Source: an optimization exercise on an open RTL-to-GDS flow (aim: small area). Production flows keep margins and buffers that such runs may drop.
Function was checked by simulation only, so behaviour that the tests miss may differ from the original.
The series may have gaps, and a smaller design here may also do less where the tests do not look.

--- flow/config.mk ---
export PLATFORM = sky130hd
export DESIGN_NAME = simd_core
export DESIGN_NICKNAME = simd_core
export VERILOG_FILES = /design/flow/design.v
export SDC_FILE = /design/flow/constraint.sdc
export NUM_CORES = 4
export LEC_CHECK = 0
export CAP_MARGIN = 20
export CORE_MARGIN = 2
export CORE_UTILIZATION = 40
export SLEW_MARGIN = 20
--- flow/constraint.sdc ---
create_clock -name core_clock -period 10.0 [get_ports {clk}]
set_input_delay 2.0000 -clock core_clock [delete_from_list [all_inputs] [get_ports {clk}]]
set_output_delay 2.0000 -clock core_clock [all_outputs]
set_load 0.01 [all_outputs]
--- flow/run.sh ---
#!/bin/bash
# synth_recipe.tcl (not shown) runs the flow's synth.tcl, then flattens the netlist and writes it again
# the make line also repeats each setting of config.mk as NAME=value (left out here)
make -C /OpenROAD-flow-scripts/flow DESIGN_CONFIG=/design/flow/config.mk WORK_HOME=/design/flow/orfs CLKGATE_MAP_FILE= SYNTH_SCRIPT=/design/flow/synth_recipe.tcl finish
--- flow/design.v ---
module simd_alu #(
    parameter LANES = 4
)(
    input  wire               clk,
    input  wire               reset,
    input  wire [1:0]         op,      
    input  wire [32*LANES-1:0] a,
    input  wire [32*LANES-1:0] b,
    output reg  [32*LANES-1:0] result
);
integer i;
always @(posedge clk) begin
    if (reset) begin
        result <= {32*LANES{1'b0}};
    end else begin
        for (i = 0; i < LANES; i = i + 1) begin
            case (op)
                2'b00: result[i*32 +: 32] <= a[i*32 +: 32] + b[i*32 +: 32];
                2'b01: result[i*32 +: 32] <= a[i*32 +: 32] * b[i*32 +: 32];
                default: result[i*32 +: 32] <= 32'd0;
            endcase
        end
    end
end
endmodule
module simd_core (
    input  wire         clk,
    input  wire         reset,
    input  wire [1:0]   opcode,
    input  wire [127:0] src_a,
    input  wire [127:0] src_b,
    output wire [127:0] result
);
simd_alu #(
    .LANES(4)
) alu (
    .clk(clk),
    .reset(reset),
    .op(opcode),
    .a(src_a),
    .b(src_b),
    .result(result)
);
endmodule
### The metal 1 layer, run 1

Scale: 1.5 px per um. Supply wires on this layer in grey. Cells faint in the background.
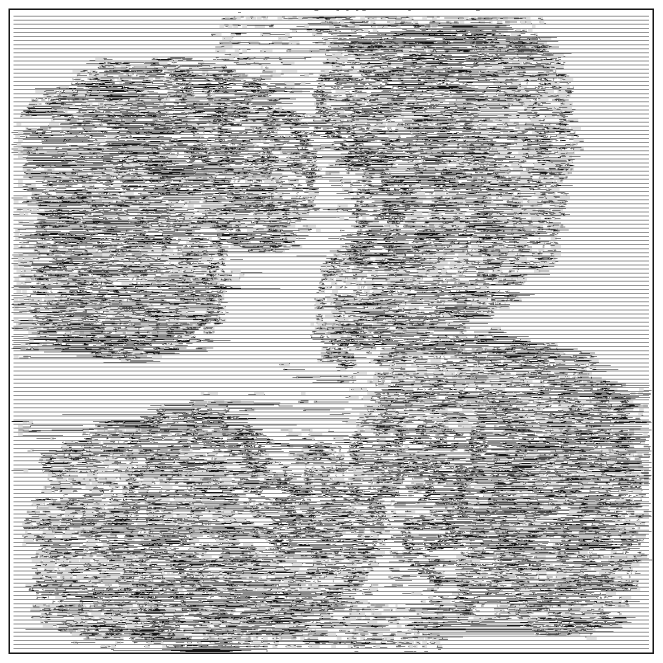
longest straight run: 85.6 um
wire length on this layer: 101 mm
share of all routed wire: 42%

### M2 wires, run 1

Scale: 1.5 px per um. Cells faint in the background.
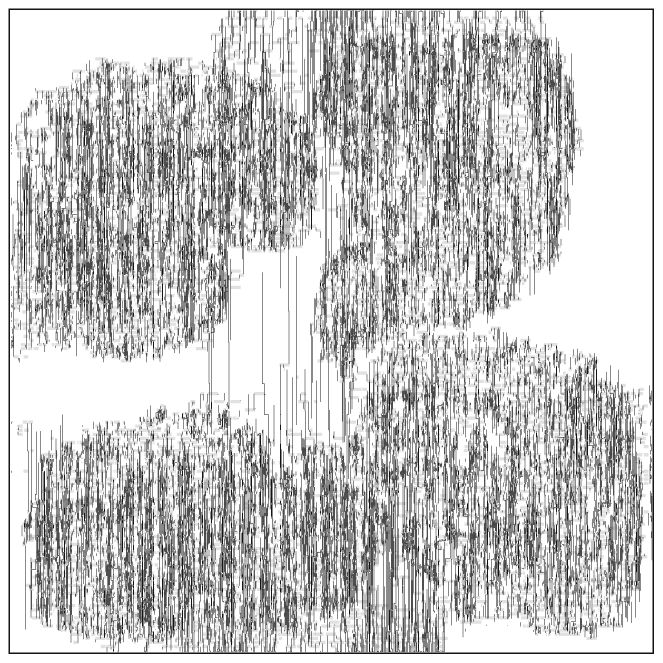
main direction: vertical
longest straight run: 118 um
wire length on this layer: 116 mm

### M3 wires, run 1

Scale: 2 px per um. Cells faint in the background.
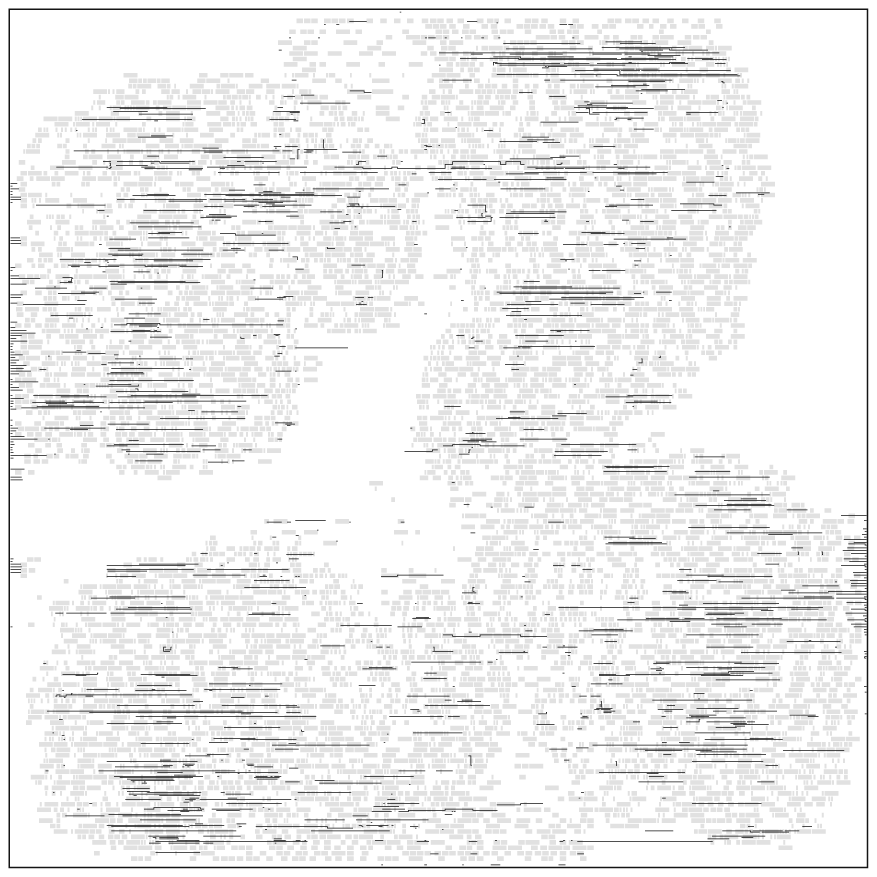
share of all routed wire: 5.7%
nets with wire on the layer: 724
longest straight run: 140 um
main direction: horizontal

==> summary.txt, run 1 <==
STA
  – Worst slew margin relative to its limit: between 20% and 30%
  – Max Slew Vio Count: 0
  – Sum of negative setup slack: 0 ns
  – Actual slew at the worst max-slew pin: around 1.1 ns
  – Period utilization: 92.7%
  – RSZ-0062 raised after global routing: false
  – Post-layout min period: 9.27 ns

Clock tree
  – CTS root buffer: clkbuf_16
  – CTS HTree Levels: 4
  – Clk buf depth: 2
  – Clk sinks: 128

Floorplan
  – Initial core utilization: 40.3%
  – Die Height: about 430 um
  – Core area: around 0.18 mm^2
  – Die area: around 0.18 mm^2
  – Die Wd: around 430 um
  – I/O Pins: 388
  – Site Rows: 155

Routing
  – DRC viols: 0
  – Post-DRT Antenna Nets: 0
  – Vias: about 56000
  – Number of DRC markers in iteration 0: about 4000

Placement
  – Worst Setup Slack post-DPL: between 0.2 and 0.25 ns
  – Placed Cells: 10800

Global routing
  – Met2 Track Usage GR: 45.1%
  – GRT met3 Usage: 2.76%
  – GRT busiest layer: met2
  – Vias in the first global route: a little over 60000
  – Global-route wire length before repair: roughly 380 mm

Synth
  – Seq cells post-synth: ~130
  – Netlist cell types: 87
  – Synth warn: 1
  – Syn_area_per_cell: ~8.9 um^2

Final layout
  – Post-Layout Cell Count: 10800
  – Number of flip-flops in the largest register: ~130
  – Share of cells above drive strength 1: between 4 and 5%
  – Post-layout instance area: 0.0807 mm^2

Outcome
  – Status: no timing/DRC/antenna violations
run 1: per-stage QoR:
stage | utilization, % | hold slack (ns)
global placement | 44.8 | 2.54
finish | 45.2 | 2.04
detailed placement | 44.8 | 2.56
floorplan | - | 2.25
CTS | 45.2 | 2.01
global route | 45.2 | 2.05
run 1: logic make-up after synthesis:
logic type | Yosys count | share of synthesized area, %
buffers and inverters | 1909 | 10.0
AO/OA/AOI/OAI | 707 | 6.35
XOR/XNOR | 436 | 5.30
adder cells (fa/ha/maj) | 2252 | 56.2
AND/OR/NAND/NOR | 2610 | 18.4
flip-flops | 128 | 3.56
multiplexers | 18 | 0.254
run 1: layout by cell type, fill, tap and decap left out, drive strengths merged, types with 88 or more instances in the layout:
cell and n:
dfxtp 128, xnor2 298, a21oi 208, buf 318
fa 1636, nor2 207, a21o 88, clkdlybuf4s50 386
inv 1556, ha 616, o21ai 129, nand2 992
and2 1215, xor2 138
run 1: critical path: stages:
cell and delay, ns:
clkdlybuf4s50_1 0.77, and2_1 0.37, fa_1 0.50, inv_1 0.05, fa_1 0.35, inv_1 0.08
fa_1 0.42, inv_1 0.09, fa_1 0.42, inv_1 0.09, fa_1 0.47, fa_1 0.57
fa_1 0.43, fa_1 0.46, ha_1 0.32, a21oi_1 0.26, o2111ai_1 0.16, a221o_1 0.41
or3_1 0.35, o21ai_1 0.28, nor3_1 0.14, buf_4 0.16, nor3_1 0.20, xor2_1 0.17
o22ai_1 0.09
run 1: path summary, 6_finish.rpt:
| kind | from | endpoint |
|---|---|---|
| setup / recovery | src_b[12] | alu.result[29]$_SDFF_PP0_ |
| hold / removal | opcode[0] | alu.result[127]$_SDFF_PP0_ |
run 1: area by class of cell:
| cell class | instances | share of cell area, % |
|---|---|---|
| inverter | 1548 | 7.20 |
| clock inverter | 15 | 0.181 |
| tap | 2355 | 3.65 |
| multi-input combinational | 6023 | 77.2 |
| sequential | 128 | 3.18 |
| antenna | 7 | 0.0217 |
| clock buffer | 17 | 0.527 |
| timing repair buffer | 704 | 8.02 |
run 1: synthesized netlist by cell type (all sizes together), types with 50 or more instances:
cell	count	area, um^2
fa	1636	32800
inv	1548	5810
and2	1215	7600
nand2	992	3720
ha	616	7710
clkbuf	346	1320
xnor2	298	2610
a21oi	208	1050
nor2	207	777
xor2	138	1210
o21ai	129	646
dfxtp	128	2560
a21o	88	661
a211oi	50	380
run 1: layer usage:
metal | vias up | wire length [um]
li1 | 24900 | -
met1 | 29300 | 101000
met2 | 1884 | 116000
met3 | 365 | 14000
met4 | 0 | 12100
met5 | - | 0
### Supply voltage drop heat map, run 1

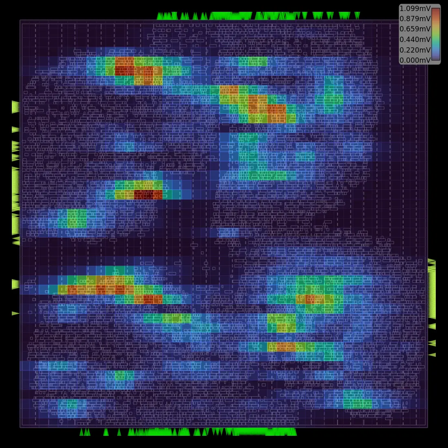

==> run 2: too many edits to list; what changed since run 1 <==
flow/design.v: 44 -> 1024 lines; modules unchanged: 1
  simd_lane: new, 967 lines
  simd_alu: edited, 25 -> 28 lines
  simd_fa: new, 10 lines
==> module simd_alu as of run 2 <==
module simd_alu #(
    parameter LANES = 4
)(
    input  wire                clk,
    input  wire                reset,
    input  wire [1:0]          op,      
    input  wire [32*LANES-1:0] a,
    input  wire [32*LANES-1:0] b,
    output reg  [32*LANES-1:0] result
);
wire mul = ~reset & ~op[1] &  op[0];
wire add = ~reset & ~op[1] & ~op[0];
wire [32*LANES-1:0] y;
genvar i;
generate
    for (i = 0; i < LANES; i = i + 1) begin : lane
        simd_lane u (
            .mul(mul),
            .add(add),
            .a(a[i*32 +: 32]),
            .b(b[i*32 +: 32]),
            .y(y[i*32 +: 32])
        );
    end
endgenerate
always @(posedge clk)
    result <= y;
endmodule
==> module simd_fa as of run 2 <==
module simd_fa (
    input  wire a,
    input  wire b,
    input  wire c,
    output wire s,
    output wire co
);
    assign s  = a ^ b ^ c;
    assign co = (a & b) | (a & c) | (b & c);
endmodule
--- a/flow/config.mk
+++ b/flow/config.mk
@@ -6,6 +6,9 @@
 export NUM_CORES = 4
 export LEC_CHECK = 0
+export ABC_AREA = 1
 export CAP_MARGIN = 20
 export CORE_MARGIN = 2
-export CORE_UTILIZATION = 40
+export CORE_UTILIZATION = 60
 export SLEW_MARGIN = 20
+export SYNTH_HIERARCHICAL = 1
+export SYNTH_MINIMUM_KEEP_SIZE = 0
### Supply voltage drop heat map, run 2

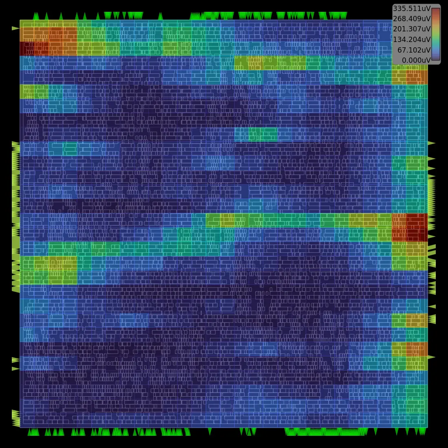

==> run 2 against run 1 <==
Still clean on timing, DRC and antenna. Worst setup slack improved by 0.21 ns. Critical path type unchanged.
==> summary.txt, run 2 <==
Synth
  – Top post-synthesis cells by area: fa_1, xor2_1, o22ai_1
  – Syn_area_per_cell: 8.23 um^2 (-8.0%)
  – Seq cells post-synth: 128 (unchanged)
  – Most common cell in the netlist: nand2_1
  – Top-area cell type share of the netlist area: 37.2% (-8.3 points)
  – Commonest cells post-synth: nand2_1, xor2_1, fa_1
  – Netlist cell types: 35 (-60%)
  – Synth warn: 7 (+6)
  – Cell taking the most area after synthesis: fa_1

Global routing
  – GRT met3 Usage: 11.4% (+8.6 points)
  – Met2 Track Usage GR: 64.8% (+20 points)
  – GRT overflow: 0
  – Global-route wire length before repair: 262 mm (-31%)

Routing
  – Number of DRC markers in iteration 0: 5439 (+36%)
  – DRC viols: 0 (unchanged)

STA
  – Post-layout min period: 9.07 ns (-0.205 ns)
  – Sum of negative setup slack: 0 ns (unchanged)
  – Worst slew margin relative to its limit: 23.7% (-3.2 points)
  – Actual slew at the worst max-slew pin: 1.14 ns (+0.0501 ns)
  – Period utilization: 90.7% (-2.1 points)
  – RSZ-0062 raised after global routing: false
  – Max Slew Vio Count: 0 (unchanged)

Clock tree
  – Clk sinks: 128 (unchanged)
  – Clk buf depth: 2 (unchanged)
  – CTS root buffer: clkbuf_16
  – CTS HTree Levels: 4 (unchanged)

Final layout
  – Number of flip-flops in the largest register: 128 (unchanged)
  – Most frequent cells in the layout: nand2_1, xor2_1, fa_1, o22ai_1, clkdlybuf4s50_1
  – Share of cells above drive strength 1: 4.40% (-0.15 points)
  – Post-layout instance area: 0.0523 mm^2 (-35%)

Floorplan
  – Die Wd: 285 um (-33%)
  – I/O Pins: 388 (unchanged)
  – Site Rows: 103 (-34%)
  – Die Height: 285 um (-33%)
  – Die area: 0.0812 mm^2 (-56%)
  – Initial core utilization: 60.3% (+20 points)
  – Core area: 0.0786 mm^2 (-56%)

Worst hold path
  – Hold path start: src_a[0]

Outcome
  – Status: no timing/DRC/antenna violations
### M3 wires, run 2

Scale: 3 px per um. Cells faint in the background.
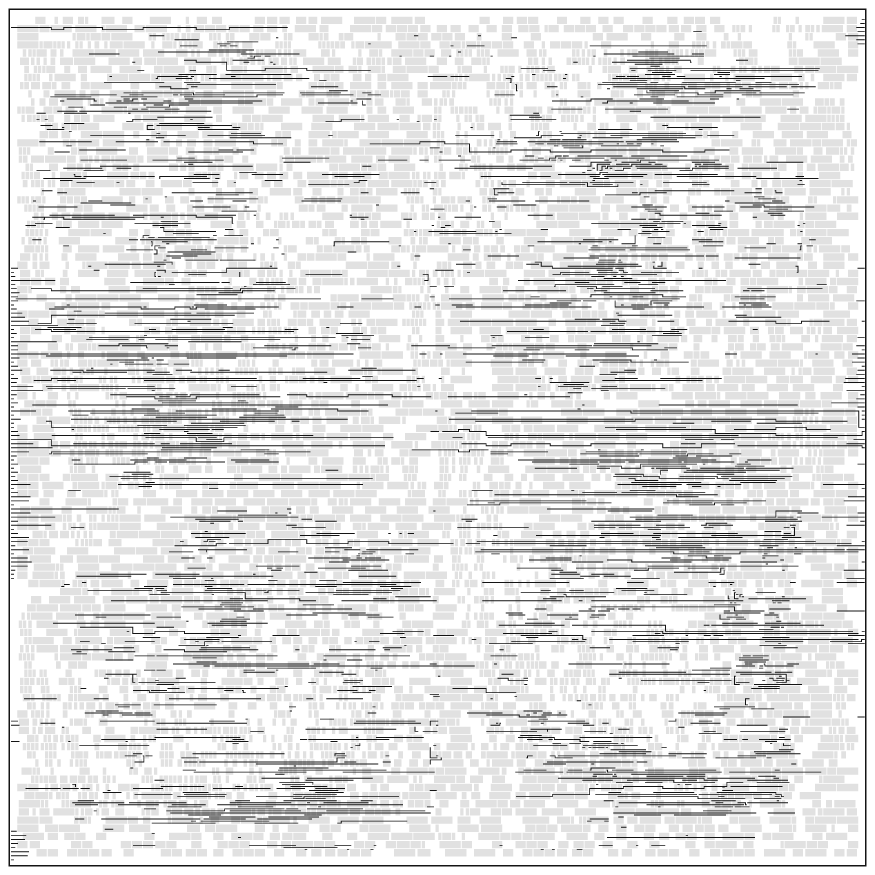
main direction: horizontal
longest straight run: 121 um
share of all routed wire: 12%

run 2: cell types whose count changed after synthesis, moves of 243 or more:
cell     before  now
xor2_1      138  900
xnor2_1     298   24
inv_1      1548  367
and2_1     1214    0
fa_1       1636  880
o22ai_1      27  756
nand3_1      49  292
ha_1        616   68
run 2: stage by stage:
step / std cells / setup slack [ns] / hold WS (ns)
floorplan: 5758 / 2.07 / 2.30
global placement: 6901 / 0.529 / 2.73
detailed placement: 6901 / 0.415 / 2.73
CTS: 6933 / 0.989 / 2.36
global route: 6933 / 0.500 / 2.42
finish: 6935 / 0.933 / 2.38
run 2: critical path, stage by stage:
cell and delay [ns]:
clkdlybuf4s50_1 0.55, inv_1 0.09, nor2_4 0.30, buf_12 0.28
nand2_2 0.14, nand2_1 0.12, nand2_1 0.08, nand2_1 0.56
buf_4 0.31, o22ai_1 0.08, a21oi_1 0.18, xor2_1 0.37
fa_1 0.51, fa_1 0.46, fa_1 0.53, fa_1 0.43
fa_1 0.49, ha_1 0.33, nand3_1 0.09, inv_1 0.05
a221oi_1 0.68, a21boi_2 0.22, fa_1 0.42, xor2_1 0.16
run 2: area by class of cell:
cell class	instances	area share (%)
Antenna cell	2	0.00956
Clock buffer	19	0.846
Timing Repair Buffer	505	9.17
Clock inverter	13	0.249
Inverter	455	3.30
Sequential cell	128	4.90
Tap cell	1050	2.51
Multi-Input combinational cell	4763	79.0
run 2: layer usage:
layer	up-vias	wire length (um)
met4	4	9680
met3	628	20300
met1	21600	63500
li1	19600	-
met2	3136	76100
met5	-	27
run 2: per-module statistics from Yosys, one instance, submodules excluded, a selection:
module | cells | flip-flops and latches | area (um^2) | times used
simd_lane | 1194 | 0 | 6950 | 4
simd_fa | 1 | 0 | 20.0 | 848
run 2: cells by family after synthesis:
logic type | after synthesis | share of synthesized area, %
compound gates | 1224 | 16.4
xor+xnor | 924 | 17.1
fa+ha+maj | 948 | 39.0
buf+inv | 867 | 7.33
flops | 128 | 5.41
simple gates | 1667 | 14.7
run 2: worst max path at each step:
stage | startpoint | to | slack (ns) | depth (start not counted)
after floorplan | reset | alu.result[121]$_DFF_P_ | 2.07 | 26
after global placement | opcode[0] | alu.result[25]$_DFF_P_ | 0.53 | 24
after detailed placement | opcode[0] | alu.result[25]$_DFF_P_ | 0.42 | 24
after CTS | opcode[0] | alu.result[25]$_DFF_P_ | 0.99 | 24
after global routing | opcode[0] | alu.result[25]$_DFF_P_ | 0.50 | 24
final | opcode[0] | alu.result[25]$_DFF_P_ | 0.93 | 24
### The metal 1 layer, run 2

Scale: 2 px per um. Supply wires on this layer in grey. Cells faint in the background.
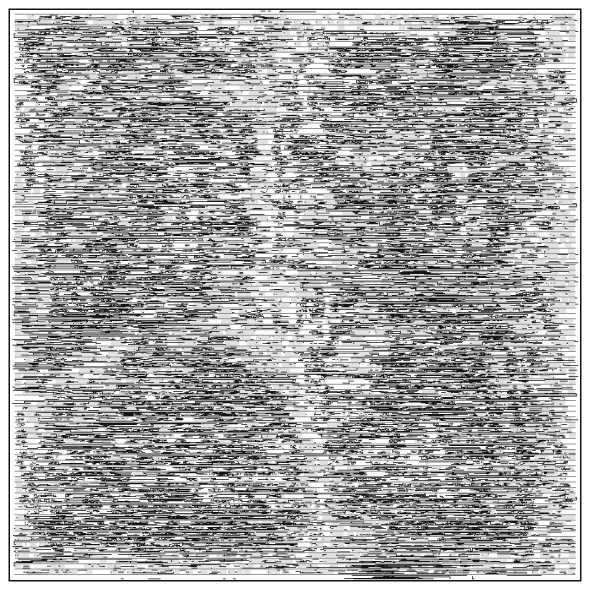

==> run 3: changes to the inputs <==
--- a/flow/config.mk
+++ b/flow/config.mk
@@ -9,5 +9,5 @@
 export CAP_MARGIN = 20
 export CORE_MARGIN = 2
-export CORE_UTILIZATION = 60
+export CORE_UTILIZATION = 40
 export SLEW_MARGIN = 20
 export SYNTH_HIERARCHICAL = 1
### The metal 1 layer, run 3

Scale: 1.5 px per um. Supply wires on this layer in grey. Cells faint in the background.
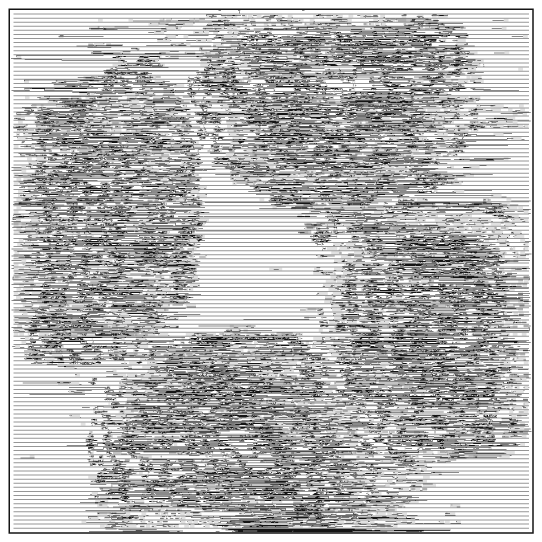
longest straight run: 103 um
wire length on this layer: 75.9 mm
share of all routed wire: 42%
nets with wire on the layer: 6527

### M3 wires, run 3

Scale: 2 px per um. Cells faint in the background.
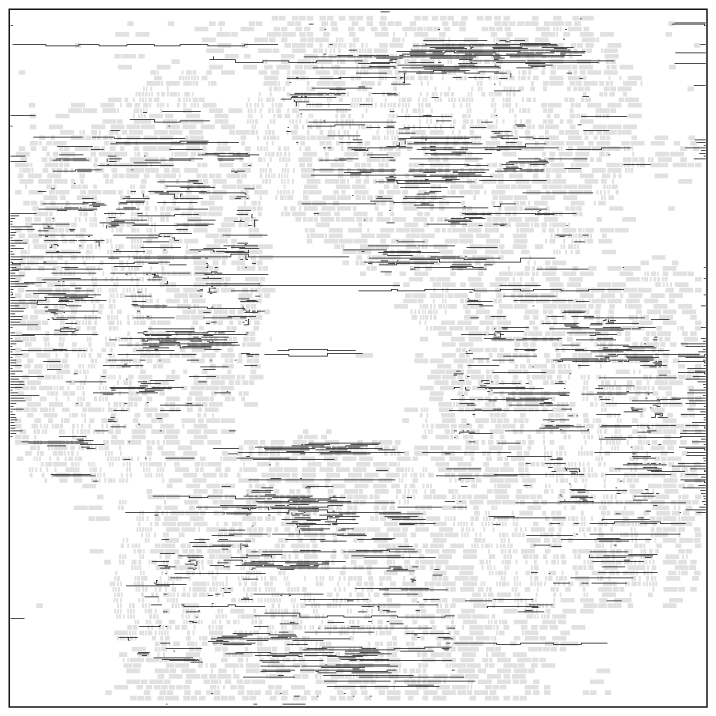
longest straight run: 172 um
wire length on this layer: 17000 um
nets with wire on the layer: 811

==> run 3 against run 2 <==
Cell count up 7.6%. Critical path depth fell by 1. Via count fell by 0.48%. Critical endpoint is now alu.result[88]$_DFF_P_.
==> summary.txt, run 3 <==
STA
  – Worst slew margin relative to its limit: 25.9% (+2.2 points)
  – Post-layout min period: 8.93 ns (-0.139 ns)
  – Period utilization: 89.3% (-1.4 points)
  – RSZ-0062 raised after global routing: false
  – Hold Violations, Final: 0
  – Actual slew at the worst max-slew pin: 1.11 ns (-0.0332 ns)
  – Sum of negative setup slack: 0 ns (unchanged)
  – Max Slew Vio Count: 0 (unchanged)

Floorplan
  – Die Wd: 348 um (+22%)
  – Site Rows: 126 (+22%)
  – Die Height: 348 um (+22%)
  – Initial core utilization: 40.2% (-20 points)
  – Core area: 0.118 mm^2 (+50%)
  – I/O Pins: 388 (unchanged)
  – Die area: 0.121 mm^2 (+49%)

Routing
  – Drt wl/cell: between 20 and 25 um
  – Drt via density: approximately 6
  – Number of DRC markers in iteration 0: 4945 (-9.1%)
  – DRC viols: 0 (unchanged)

Clock tree
  – CTS HTree Levels: 4 (unchanged)
  – CTS root buffer: clkbuf_16
  – Clk buf depth: 2 (unchanged)
  – Clk sinks: 128 (unchanged)

Synth
  – Netlist cell types: 35 (unchanged)
  – Cell taking the most area after synthesis: fa_1
  – Synth warn: 7 (unchanged)
  – Register area share after synthesis: 5.41%
  – Post-synth EDFFs: 0
  – Top FF cell, synth: dfxtp_1
  – Top post-synthesis cells by area: fa_1, xor2_1, o22ai_1
  – Top-area cell type share of the netlist area: 37.2% (unchanged)
  – Syn_area_per_cell: 8.23 um^2 (unchanged)
  – Seq cells post-synth: 128 (unchanged)

Global routing
  – Antenna violations before repair: 5
  – Total GRT Usage: a little under a third
  – GRT overflow: 0 (unchanged)
  – Global-route wire length before repair: 277 mm (+5.6%)

Worst setup path
  – Worst Path Arrival: ~9.4 ns
  – Crit. End Element: flip-flop

Outcome
  – Status: no timing/DRC/antenna violations

Final layout
  – Most frequent cells in the layout: nand2_1, xor2_1, fa_1, o22ai_1, clkdlybuf4s50_1
  – Share of cells above drive strength 1: 5.00% (+0.60 points)
  – Post-layout instance area: 0.0533 mm^2 (+1.8%)
  – Number of flip-flops in the largest register: 128 (unchanged)
-- run 3: kinds of logic after synthesis --
logic type | share of synthesized area, %
adders and majority gates | 39.0
buffers and inverters | 7.33
xor gates and xnor gates | 17.1
DFF | 5.41
and+or+nand+nor | 14.7
AOI/OAI and AO/OA | 16.4
-- run 3: final timing paths --
check | from | to | depth (start not counted)
setup / recovery | opcode[0] | alu.result[88]$_DFF_P_ | 23
hold / removal | src_a[96] | alu.result[96]$_DFF_P_ | 4
-- run 3: area by class of cell --
| class | instances | area (um^2) | area share (%) |
|---|---|---|---|
| clock buffer | 18 | 439 | 0.824 |
| timing repair buffer | 541 | 5120 | 9.62 |
| tap | 1536 | 1920 | 3.61 |
| multi-input combinational | 4763 | 41400 | 77.6 |
| antenna | 4 | 10.0 | 0.0188 |
| clock inverter | 14 | 134 | 0.251 |
| sequential | 128 | 2560 | 4.81 |
| inverter | 455 | 1730 | 3.24 |
-- run 3: Yosys stat by module (local to each module, per instance), excerpt --
module | copies in the design | cell area (um^2)
simd_fa | 848 | 20.0
simd_lane | 4 | 6950
-- run 3: routing by layer --
metal / vias up / global-route usage, % / part of all wire, %
li1: 19600 / - / -
met1: 22100 / 40.9 / 42
met2: 2609 / 47.2 / 45
met3: 427 / 6.05 / 9.3
met4: 2 / 10.9 / 3.6
met5: - / 0 / 0.0071
-- run 3: per-stage QoR --
| stage | hold slack [ns] | util (%) | setup slack, ns | std cells |
|---|---|---|---|---|
| floorplan | 2.30 | - | 2.07 | 5758 |
| global placement | 2.74 | 44.7 | 0.766 | 7422 |
| detailed placement | 2.73 | 44.7 | 0.690 | 7422 |
| CTS | 2.34 | 45.2 | 1.28 | 7454 |
| global route | 2.40 | 45.2 | 0.798 | 7459 |
| finish | 2.40 | 45.2 | 1.07 | 7459 |
-- run 3: critical path, stage by stage --
cell,delay [ns]
clkdlybuf4s50_1,0.54
inv_1,0.09
nor2_4,0.28
buf_12,0.31
nand2_4,0.21
nand2_1,0.16
nand2_1,0.54
buf_4,0.40
o22ai_1,0.18
xor2_1,0.14
fa_1,0.43
fa_1,0.41
fa_1,0.47
fa_1,0.44
fa_1,0.40
fa_1,0.39
ha_1,0.34
nand2_1,0.08
o22ai_1,0.35
a221oi_1,0.14
buf_4,0.17
a21boi_2,0.30
fa_1,0.49
### The metal 4 layer, run 3

Scale: 1.5 px per um. Supply wires on this layer in grey. Cells faint in the background.
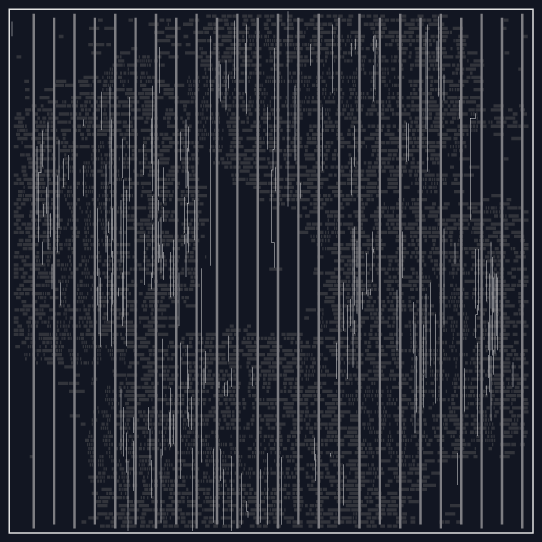

==> run 4: changes to the inputs <==
==> flow/flow/run.sh (new file) <==
#!/bin/bash
# The standard layout (standard.sh), with the ports buffered by the smallest buffer.
set -euo pipefail
export BUFFER_PORTS_ARGS="-buffer_cell sky130_fd_sc_hd__buf_1"
bash standard.sh > standard.log 2>&1
==> flow/standard.sh (new file) <==
#!/bin/bash
# synth_recipe.tcl (not shown) runs the flow's synth.tcl, then flattens the netlist and writes it again
# the make line also repeats each setting of config.mk as NAME=value (left out here)
make -C /OpenROAD-flow-scripts/flow DESIGN_CONFIG=/design/flow/config.mk WORK_HOME=/design/flow/orfs CLKGATE_MAP_FILE= SYNTH_SCRIPT=/design/flow/synth_recipe.tcl "${@:-finish}"
removed: flow/run.sh
### The metal 4 layer, run 4

Scale: 1.5 px per um. Supply wires on this layer in grey. Cells faint in the background.
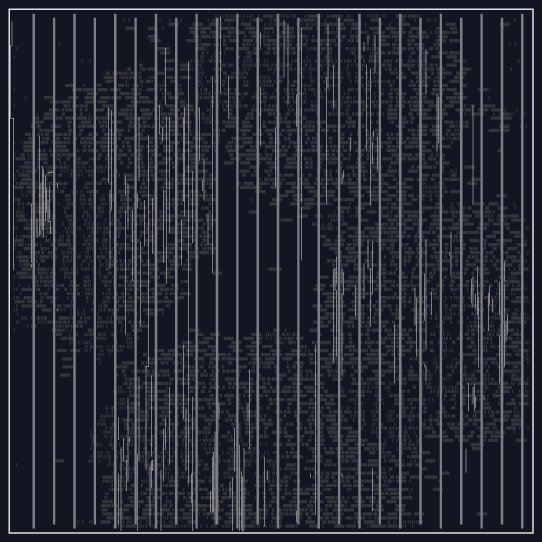
main direction: vertical
wire length on this layer: 5730 um
share of all routed wire: 3.3%
nets with wire on the layer: 133
longest straight run: 282 um

==> run 4 against run 3 <==
Flip-flop and latch count unchanged. Cell area shrank 4.7%. Synthesized cell count unchanged. Critical path depth grew 4. Global-route usage decreased by 0.91 points. Worst setup slack improved by 0.42 ns. Largest cell class unchanged. Area after synthesis is the same. Worst hold slack lost 0.33 ns. Utilization down 2.1 points.
==> summary.txt, run 4 <==
STA
  – Max Slew Vio Count: 0 (unchanged)
  – Worst slew margin relative to its limit: 25.2% (-0.72 points)
  – Post-layout min period: 8.51 ns (-0.415 ns)
  – Actual slew at the worst max-slew pin: 1.12 ns (+0.0108 ns)
  – Final WS setup: 1.49 ns (+0.415 ns)
  – Period utilization: 85.1% (-4.2 points)

Final layout
  – Share of cells above drive strength 1: 4.84% (-0.16 points)
  – Most frequent cells in the layout: nand2_1, xor2_1, fa_1, o22ai_1, buf_1
  – Register Area: 0.00256 mm^2 (unchanged)

Floorplan
  – Die Wd: 348 um (unchanged)
  – Die Height: 348 um (unchanged)
  – Initial core utilization: 40.2% (unchanged)
  – I/O Pins: 388 (unchanged)
  – Core area: 0.118 mm^2 (unchanged)
  – Die area: 0.121 mm^2 (unchanged)

Outcome
  – Status: no timing/DRC/antenna violations

Global routing
  – Global-route wire length before repair: 270 mm (-2.5%)
  – Total GRT Usage: 29.1% (-0.91 points)

Synth
  – Top FF cell, synth: dfxtp_1
  – Syn_area_per_cell: 8.23 um^2 (unchanged)
  – Top post-synthesis cells by area: fa_1, xor2_1, o22ai_1

Worst hold path
  – Worst Hold Depth: 5 (+1)

Clock tree
  – Clk sinks: 128 (unchanged)
  – Clk buf depth: 2 (unchanged)
  – CTS HTree Levels: 4 (unchanged)

Placement
  – Placed Cells: 7415 (-0.094%)
  – Worst Setup Slack post-DPL: 1.06 ns (+0.368 ns)
### M3 wires, run 4

Scale: 2 px per um. Cells faint in the background.
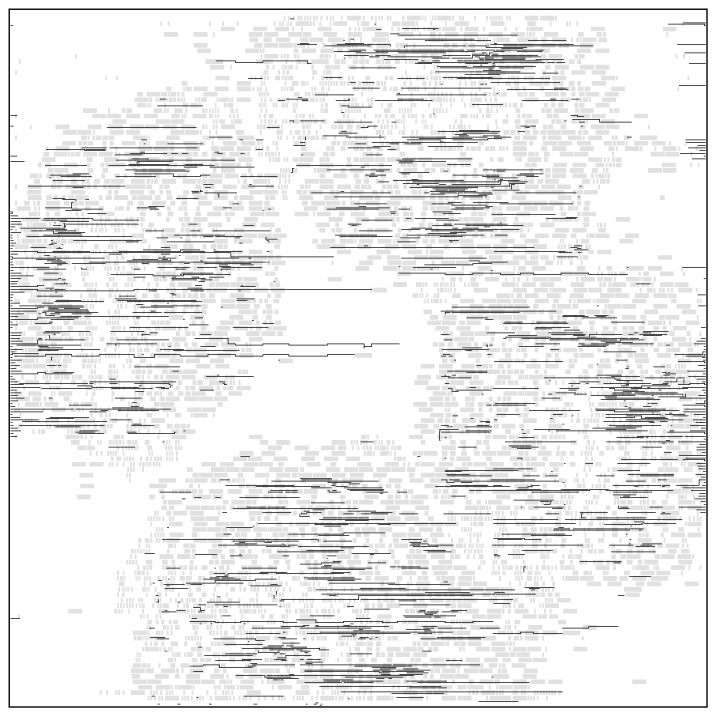
share of all routed wire: 9.6%
nets with wire on the layer: 809
main direction: horizontal
wire length on this layer: 16900 um
longest straight run: 119 um

run 4: cell count changes in the layout (fill, tap and decap cells not counted), sizes merged:
cell           delta
buf             +379
bufinv            +2
clkbuf            -1
clkdlybuf4s50   -387
clkinvlp          -2
diode             +8
inv               -1
run 4: cells by family (layout without fill, tap and decap cells):
kind of cell             Yosys count  count (layout)  share of synthesized area [%]
AO/OA/AOI/OAI                   1224            1224                           16.4
buffers and inverters            867            1018                           7.33
flip-flops                       128             128                           5.41
AND/OR/NAND/NOR                 1667            1667                           14.7
adder cells (fa/ha/maj)          948             948                           39.0
other                              0              12                              0
XOR/XNOR                         924             924                           17.1
run 4: how the worst max path moves through the flow:
| stage | start | endpoint | slack (ns) |
|---|---|---|---|
| after detailed placement | opcode[0] | alu.result[63]$_DFF_P_ | 1.06 |
| final | opcode[0] | alu.result[63]$_DFF_P_ | 1.49 |
| after floorplan | reset | alu.result[121]$_DFF_P_ | 2.07 |
| after global routing | opcode[1] | alu.result[63]$_DFF_P_ | 1.19 |
| after CTS | opcode[0] | alu.result[63]$_DFF_P_ | 1.63 |
| after global placement | opcode[0] | alu.result[63]$_DFF_P_ | 1.10 |
run 4: stage by stage:
stage               utilization [%]  hold WS, ns
floorplan                         -         2.30
global placement               42.6         2.39
detailed placement             42.6         2.38
CTS                            43.1         2.03
global route                   43.1         2.06
finish                         43.1         2.07
run 4: worst max-delay path, stage by stage:
cell and delay [ns]:
buf_1 0.15, inv_1 0.10, nor2_4 0.18, buf_12 0.22, buf_4 0.33, nand2_1 0.19, nand2_1 0.15, nand2_1 0.08
nand2_1 0.45, buf_4 0.31, o22ai_1 0.10, xor2_1 0.19, fa_1 0.49, fa_1 0.48, fa_1 0.54, fa_1 0.43
fa_1 0.40, fa_1 0.42, fa_1 0.46, ha_1 0.39, inv_1 0.07, nor4_1 0.27, nand2_1 0.08, nand2_1 0.17
inv_1 0.07, nand3_1 0.08, nand2_1 0.06
run 4: modules after synthesis (local to each module, per instance), excerpt:
module,cell area (um^2),cells inside
simd_fa,20.0,1
simd_lane,6950,1194
run 4: layout make-up:
type / instances / share of cell area, %
Multi-Input combinational cell: 4763 / 81.4
Antenna cell: 12 / 0.0591
Clock inverter: 13 / 0.323
Timing Repair Buffer: 533 / 5.14
Sequential cell: 128 / 5.04
Inverter: 455 / 3.40
Clock buffer: 17 / 0.838
Tap cell: 1536 / 3.78
run 4: per-layer routing:
layer / vias to the layer above / wire (um) / track usage (%) / share of wire (%)
li1: 19600 / - / - / -
met1: 21700 / 73700 / 40.5 / 42
met2: 2475 / 79700 / 45.4 / 45
met3: 336 / 16900 / 5.51 / 9.6
met4: 8 / 5730 / 9.66 / 3.3
met5: - / 55 / 0 / 0.031
### The metal 1 layer, run 4

Scale: 1.5 px per um. Supply wires on this layer in grey. Cells faint in the background.
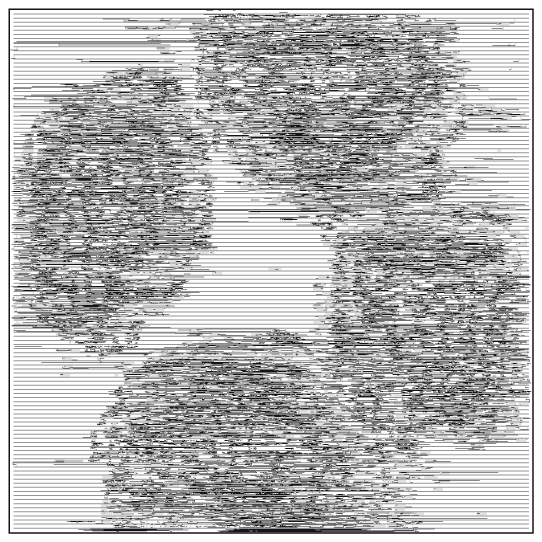

==> run 5: too many edits to list; what changed since run 4 <==
flow/design.v: 1024 -> 1835 lines; modules unchanged: 2
  simd_lane: edited, 967 -> 1683 lines
  simd_alu: edited, 28 -> 29 lines
  simd_ha: new, 9 lines
  simd_pp: new, 11 lines
  simd_pp2: new, 9 lines
  simd_mux: new, 8 lines
  simd_xor: new, 7 lines
  simd_xnor: new, 7 lines
  simd_inv: new, 6 lines
  simd_nor2: new, 7 lines
  simd_nor2b: new, 7 lines
  simd_nand2: new, 7 lines
  simd_ao21i: new, 8 lines
  simd_oa21i: new, 8 lines
==> module simd_pp2 as of run 5 <==
module simd_pp2 (
    input  wire a1,
    input  wire s1,
    input  wire a2,
    input  wire s2,
    output wire y
);
    assign y = ~((a1 & s1) | (a2 & s2));
endmodule
==> module simd_mux as of run 5 <==
module simd_mux (
    input  wire a0,
    input  wire a1,
    input  wire s,
    output wire y
);
    assign y = s ? a1 : a0;
endmodule
==> module simd_alu as of run 5 <==
module simd_alu #(
    parameter LANES = 4
)(
    input  wire                clk,
    input  wire                reset,
    input  wire [1:0]          op,      
    input  wire [32*LANES-1:0] a,
    input  wire [32*LANES-1:0] b,
    output reg  [32*LANES-1:0] result
);
wire mul = ~reset & ~op[1] &  op[0];
wire add = ~reset & ~op[1] & ~op[0];
wire [32*LANES-1:0] y;
genvar i;
generate
    for (i = 0; i < LANES; i = i + 1) begin : lane
        simd_lane u (
            .mul(mul),
            .add(add),
            .opm(op[0]),
            .a(a[i*32 +: 32]),
            .b(b[i*32 +: 32]),
            .y(y[i*32 +: 32])
        );
    end
endgenerate
always @(posedge clk)
    result <= y;
endmodule
==> module simd_xnor as of run 5 <==
module simd_xnor (
    input  wire a,
    input  wire b,
    output wire y
);
    assign y = ~(a ^ b);
endmodule
==> module simd_oa21i as of run 5 <==
module simd_oa21i (
    input  wire a1,
    input  wire a2,
    input  wire b1,
    output wire y
);
    assign y = ~((a1 | a2) & b1);
endmodule
==> module simd_ha as of run 5 <==
module simd_ha (
    input  wire a,
    input  wire b,
    output wire s,
    output wire co
);
    assign s  = a ^ b;
    assign co = a & b;
endmodule
==> module simd_nor2b as of run 5 <==
module simd_nor2b (
    input  wire a,
    input  wire bn,
    output wire y
);
    assign y = ~(a | ~bn);
endmodule
==> module simd_nand2 as of run 5 <==
module simd_nand2 (
    input  wire a,
    input  wire b,
    output wire y
);
    assign y = ~(a & b);
endmodule
==> module simd_nor2 as of run 5 <==
module simd_nor2 (
    input  wire a,
    input  wire b,
    output wire y
);
    assign y = ~(a | b);
endmodule
==> module simd_inv as of run 5 <==
module simd_inv (
    input  wire a,
    output wire y
);
    assign y = ~a;
endmodule
==> module simd_ao21i as of run 5 <==
module simd_ao21i (
    input  wire a1,
    input  wire a2,
    input  wire b1,
    output wire y
);
    assign y = ~((a1 & a2) | b1);
endmodule
==> module simd_pp as of run 5 <==
module simd_pp (
    input  wire a1,
    input  wire s1,
    input  wire a2,
    input  wire s2,
    input  wire a3,
    input  wire s3,
    output wire y
);
    assign y = ~((a1 & s1) | (a2 & s2) | (a3 & s3));
endmodule
==> module simd_xor as of run 5 <==
module simd_xor (
    input  wire a,
    input  wire b,
    output wire y
);
    assign y = a ^ b;
endmodule
==> flow/flow/run.sh (replaced) <==
#!/bin/bash
set -euo pipefail
export SYNTH_CANONICALIZE_TCL=$PWD/flow/canon.tcl
export BUFFER_PORTS_ARGS="-buffer_cell sky130_fd_sc_hd__buf_1"
bash standard.sh > standard.log 2>&1
==> flow/flow/canon.tcl (new file) <==
read_verilog -overwrite [file join [file dirname [info script]] cells.v]
hierarchy -check -top $::env(DESIGN_NAME)
==> flow/flow/cells.v (new file) <==
// Library-cell bodies for the leaf modules of rtl/simd_alu.v,
// read by flow/canon.tcl in place of the behavioural ones.
module simd_fa (
    input  wire a,
    input  wire b,
    input  wire c,
    output wire s,
    output wire co
);
    sky130_fd_sc_hd__fa_1 u (.A(a), .B(b), .CIN(c), .SUM(s), .COUT(co));
endmodule

module simd_ha (
    input  wire a,
    input  wire b,
    output wire s,
    output wire co
);
    sky130_fd_sc_hd__ha_1 u (.A(a), .B(b), .SUM(s), .COUT(co));
endmodule

module simd_pp (
    input  wire a1,
    input  wire s1,
    input  wire a2,
    input  wire s2,
    input  wire a3,
    input  wire s3,
    output wire y
);
    sky130_fd_sc_hd__a222oi_1 u (.A1(a1), .A2(s1), .B1(a2), .B2(s2), .C1(a3), .C2(s3), .Y(y));
endmodule

module simd_pp2 (
    input  wire a1,
    input  wire s1,
    input  wire a2,
    input  wire s2,
    output wire y
);
    sky130_fd_sc_hd__a22oi_1 u (.A1(a1), .A2(s1), .B1(a2), .B2(s2), .Y(y));
endmodule

module simd_mux (
    input  wire a0,
    input  wire a1,
    input  wire s,
    output wire y
);
    sky130_fd_sc_hd__mux2_1 u (.A0(a0), .A1(a1), .S(s), .X(y));
endmodule

module simd_xor (
    input  wire a,
    input  wire b,
    output wire y
);
    sky130_fd_sc_hd__xor2_1 u (.A(a), .B(b), .X(y));
endmodule

module simd_xnor (
    input  wire a,
    input  wire b,
    output wire y
);
    sky130_fd_sc_hd__xnor2_1 u (.A(a), .B(b), .Y(y));
endmodule

module simd_inv (
    input  wire a,
    output wire y
);
    sky130_fd_sc_hd__inv_1 u (.A(a), .Y(y));
endmodule

module simd_nor2 (
    input  wire a,
    input  wire b,
    output wire y
);
    sky130_fd_sc_hd__nor2_1 u (.A(a), .B(b), .Y(y));
endmodule

module simd_nor2b (
    input  wire a,
    input  wire bn,
    output wire y
);
    sky130_fd_sc_hd__nor2b_1 u (.A(a), .B_N(bn), .Y(y));
endmodule

module simd_nand2 (
    input  wire a,
    input  wire b,
    output wire y
);
    sky130_fd_sc_hd__nand2_1 u (.A(a), .B(b), .Y(y));
endmodule

module simd_ao21i (
    input  wire a1,
    input  wire a2,
    input  wire b1,
    output wire y
);
    sky130_fd_sc_hd__a21oi_1 u (.A1(a1), .A2(a2), .B1(b1), .Y(y));
endmodule

module simd_oa21i (
    input  wire a1,
    input  wire a2,
    input  wire b1,
    output wire y
);
    sky130_fd_sc_hd__o21ai_1 u (.A1(a1), .A2(a2), .B1(b1), .Y(y));
endmodule
--- a/flow/config.mk
+++ b/flow/config.mk
@@ -8,7 +8,8 @@
 export ABC_AREA = 1
 export CAP_MARGIN = 20
+export CELL_PAD_IN_SITES_DETAIL_PLACEMENT = 1
+export CELL_PAD_IN_SITES_GLOBAL_PLACEMENT = 1
 export CORE_MARGIN = 2
 export CORE_UTILIZATION = 40
+export PLACE_DENSITY = 0.5
 export SLEW_MARGIN = 20
-export SYNTH_HIERARCHICAL = 1
-export SYNTH_MINIMUM_KEEP_SIZE = 0
### The metal 1 layer, run 5

Scale: 2 px per um. Supply wires on this layer in grey. Cells faint in the background.
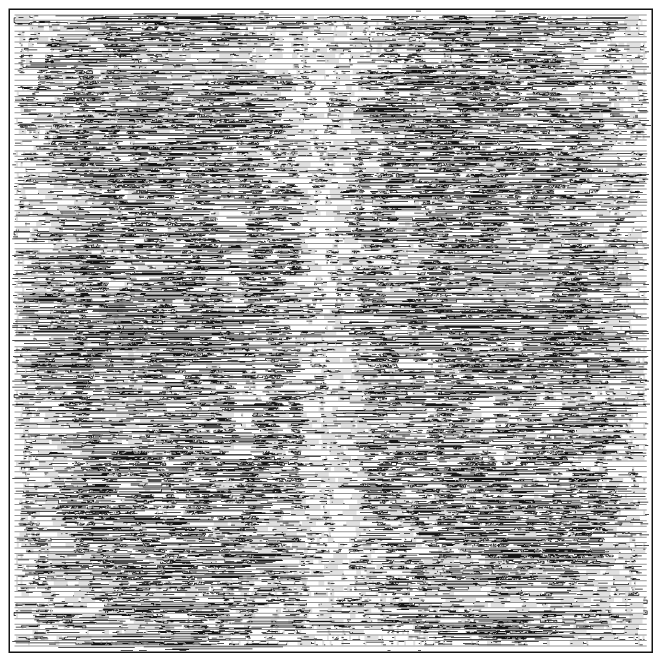
longest straight run: 103 um
nets with wire on the layer: 5019
wire length on this layer: 77.5 mm
main direction: horizontal

==> run 5 against run 4 <==
Still clean on timing, DRC and antenna. Count of clock-buffer cells in the layout did not move. Non-clock buffer count rose by 208. Worst hold slack improved by 0.19 ns. Via count fell by 1.3%. Worst setup slack got worse by 0.95 ns. Highest routed layer unchanged. Die area fell by 15%. Global-route usage rose by 9.8 points. Routed wire length rose by 16%.
==> summary.txt, run 5 <==
Clock tree
  – Clk sinks: 128 (unchanged)
  – Clk buf depth: 2 (unchanged)
  – Cts hold-fix bufs: 0
  – CTS HTree Levels: 4 (unchanged)
  – Worst-path clk slew: 0.08 ns

Synth
  – Top FF cell, synth: dfxtp_1
  – Syn_area_per_cell: 10.9 um^2 (+33%)
  – Top post-synthesis cells by area: fa_1, a222oi_1, xor2_1
  – Synthesized cell area: about 0.040 mm^2
  – Mux share of post-synthesis cell area: 3.48% (+3.5 points)
  – Post-Synth Adder-Cell Area: 43.1% (+4.1 points)
  – Simple-Gate Fraction of Synth Area: 6.07% (-8.7 points)
  – Largest family of logic cells by synthesized area: adder cells
  – Register area share after synthesis: between 6 and 7%
  – XOR/XNOR share of the synthesized area: 9.08% (-8.0 points)
  – Compound-Gate Fraction of Synth Area: 30.4% (+14 points)

Floorplan
  – I/O Pins: 388 (unchanged)
  – Die Height: 321 um (-7.9%)
  – Core area: 0.0997 mm^2 (-15%)
  – Initial core utilization: 40.2% (about the same)
  – Die area: 0.103 mm^2 (-15%)
  – Die Wd: 321 um (-7.9%)

STA
  – Max Slew Vio Count: 0 (unchanged)
  – Final hold slack: 2.27 ns (+0.195 ns)
  – Worst slew margin relative to its limit: 22.4% (-2.8 points)
  – Final WS setup: 0.539 ns (-0.948 ns)
  – Post-layout min period: 9.46 ns (+0.948 ns)
  – Actual slew at the worst max-slew pin: 1.16 ns (+0.0415 ns)
  – Period utilization: 94.6% (+9.5 points)

Final layout
  – Syn-to-layout area delta: 16.4%
  – Most frequent cells in the layout: a222oi_1, fa_1, buf_1, buf_4, xor2_1
  – Share of cells above drive strength 1: 10.1% (+5.3 points)
  – Util after Layout: 46.8% (+3.7 points)
  – Footprint of the multi-input gates: roughly 0.037 mm^2
  – Register Area: 0.00256 mm^2 (unchanged)
  – Number of flip-flops in the largest register: about 130

Global routing
  – GRT overflow: 0
  – Total GRT Usage: 38.9% (+9.8 points)
  – Antenna violations before repair: 16
  – Global-route wire length before repair: 301 mm (+11%)

Worst setup path
  – CP bufs+invs: 5 (-2)
  – Slowest stage delay, CP: 0.84 ns (+0.30 ns)
  – Slowest-stage cell, CP: xor2_1
  – Critical path's most frequent cell: a21oi_1
  – Critical path data required time: ~10 ns
  – Startpoint Class: input pin
  – Top Family by Delay on Critical Path: adder cells

Placement
  – HPWL Detailed: 150 mm
  – Placed Cells: 5683 (-23%)
  – Worst Setup Slack post-DPL: 0.185 ns (-0.873 ns)
  – GP Congestion: 0.938

Routing
  – DRC viols: 0
  – Drt via density: about 7.6

Outcome
  – Status: no timing/DRC/antenna violations

Flow run
  – Max_cap viols: 0
### M3 wires, run 5

Scale: 2 px per um. Cells faint in the background.
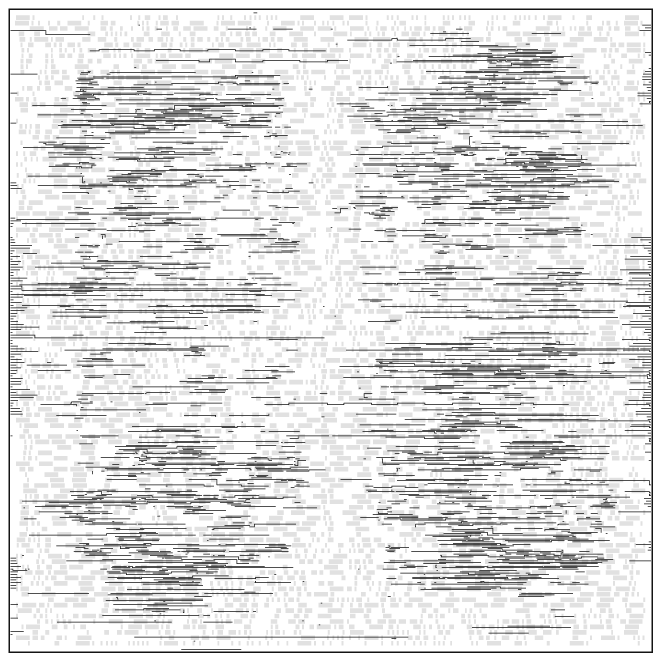
wire length on this layer: 26.1 mm
share of all routed wire: 13%
main direction: horizontal
nets with wire on the layer: 1013

-- run 5: cell count changes after synthesis, moves of 200 or more --
| cell | delta |
|---|---|
| o22ai_1 | -756 |
| nand3_1 | -228 |
| nand2_1 | -1056 |
| a222oi_1 | +1024 |
| inv_1 | -242 |
| clkbuf_1 | -308 |
| o21ai_0 | -200 |
| xor2_1 | -580 |
-- run 5: final cells by class --
type                    instances  share of cell area (%)
diodes                         11                  0.0589
clock buffers                  17                   0.911
inverters                     125                    1.00
multi-input cells            3391                    79.7
repair buffers                741                    9.05
clock inverters                14                   0.340
well taps                    1298                    3.48
flip-flops and latches        128                    5.49
-- run 5: path summary, 6_finish.rpt --
check,startpoint,to,depth (start not counted)
hold / removal,src_a[96],alu.result[96]$_DFF_P_,4
setup / recovery,opcode[0],alu.result[29]$_DFF_P_,27
-- run 5: metal layers --
layer | vias up | share of wire (%) | GRT usage [%]
li1 | 17300 | - | -
met1 | 22200 | 38 | 52.8
met2 | 3486 | 45 | 60.5
met3 | 541 | 13 | 8.72
met4 | 10 | 4.4 | 14.6
met5 | - | 0.037 | 0.284
-- run 5: logic make-up (layout without fill, tap and decap cells) --
logic type               after synthesis  in the layout
XOR/XNOR                             416            416
multiplexers                         124            124
other                                  0             11
buffers and inverters                146            897
AO/OA/AOI/OAI                       1384           1384
flip-flops                           128            128
AND/OR/NAND/NOR                      555            555
adder cells (fa/ha/maj)              912            912
-- run 5: worst min-delay path: stages --
cell	delay (ns)
buf_1	0.10
buf_4	0.26
a22oi_1	0.31
inv_1	0.07

## Gallery

M2 wires.
Scale: 2 px per um. Cells faint in the background.
Plate I
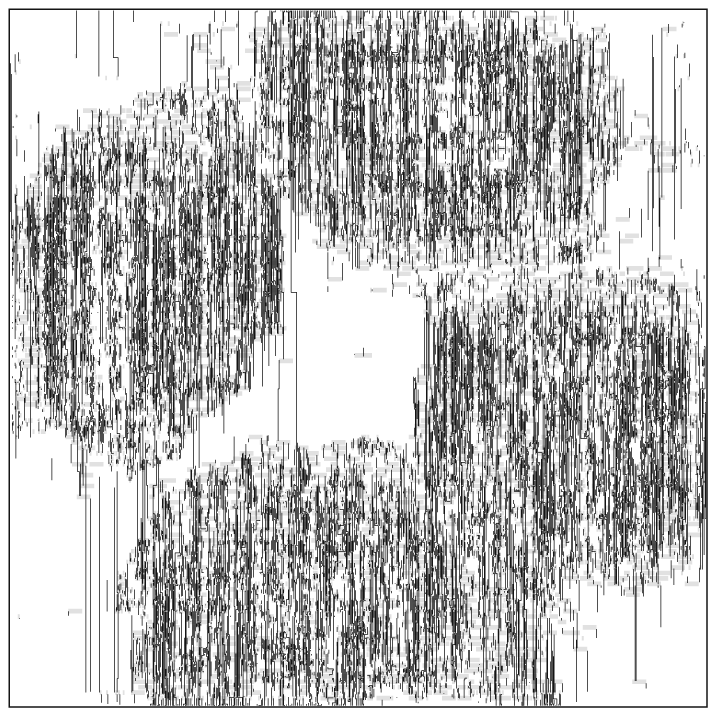
Plate II
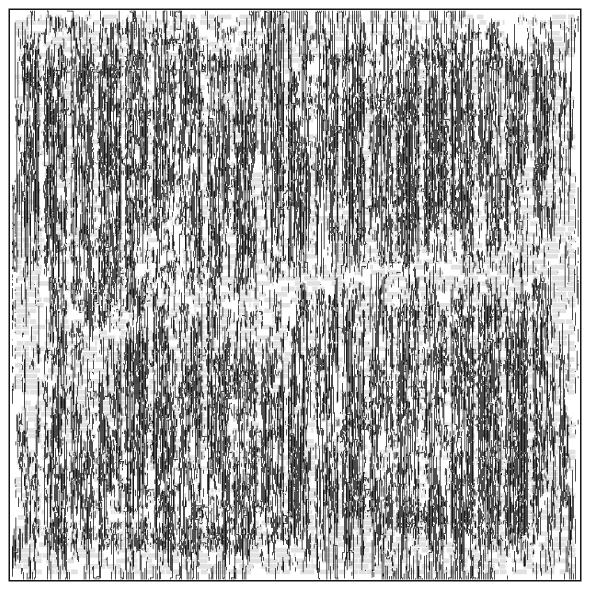
Plate III
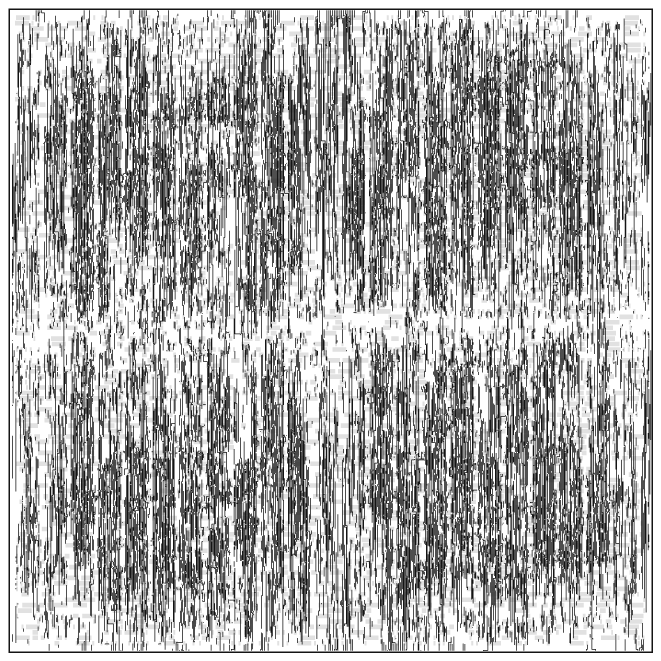
- Plate II = run 2
- Plate III = run 5
- Plate I = run 4


==> gallery <==
Supply voltage drop heat map.
(a)
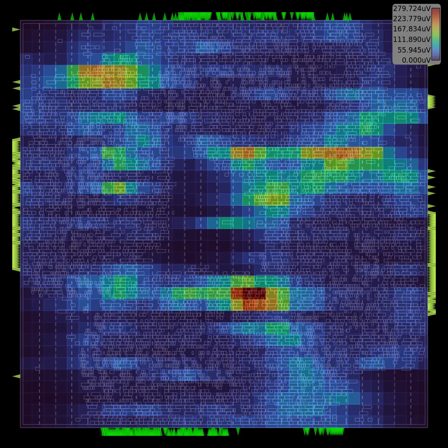
(b)
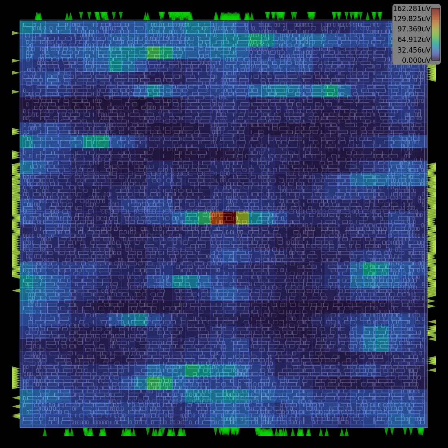
(b) -> run 5
(a) -> run 3

==> re-timing with driven ports <==
The flow's constraints put no driver on any port. The routed layouts listed below were extracted and timed again, unchanged, in two steps.
Step 1 sets driving cells, clkbuf_16 on the clock port and buf_2 on the other inputs (assumed; they add their load-dependent delay and slew).
Step 2 adds t to the input delays and takes it off the output delays; t is the mean of the earliest and latest rising clock arrival at the registers after step 1. Input paths then give back, and output paths get back, about the clock's delay inside the block.
a / b / c = ideal ports / drivers / drivers and shift; a / b = the first two.
| run | t, ns | setup slack, ns | worst setup path after step 2 |
|---|---|---|---|
| run 1 | 0.566 | 0.728 / 0.772 / 0.206 | input to register |
| run 2 | 0.619 | 0.933 / 0.984 / 0.365 | input to register |
| run 3 | 0.625 | 1.072 / 1.121 / 0.497 | input to register |
| run 4 | 0.615 | 1.487 / 1.537 / 0.922 | input to register |
| run 5 | 0.605 | 0.539 / 0.589 / -0.016 | input to register |
Met with ideal ports but missed after step 2: setup timing in run 5. For run 3, which loses most, drivers alone change the setup slack by +0.049 ns; drivers and shift together by -0.575 ns.
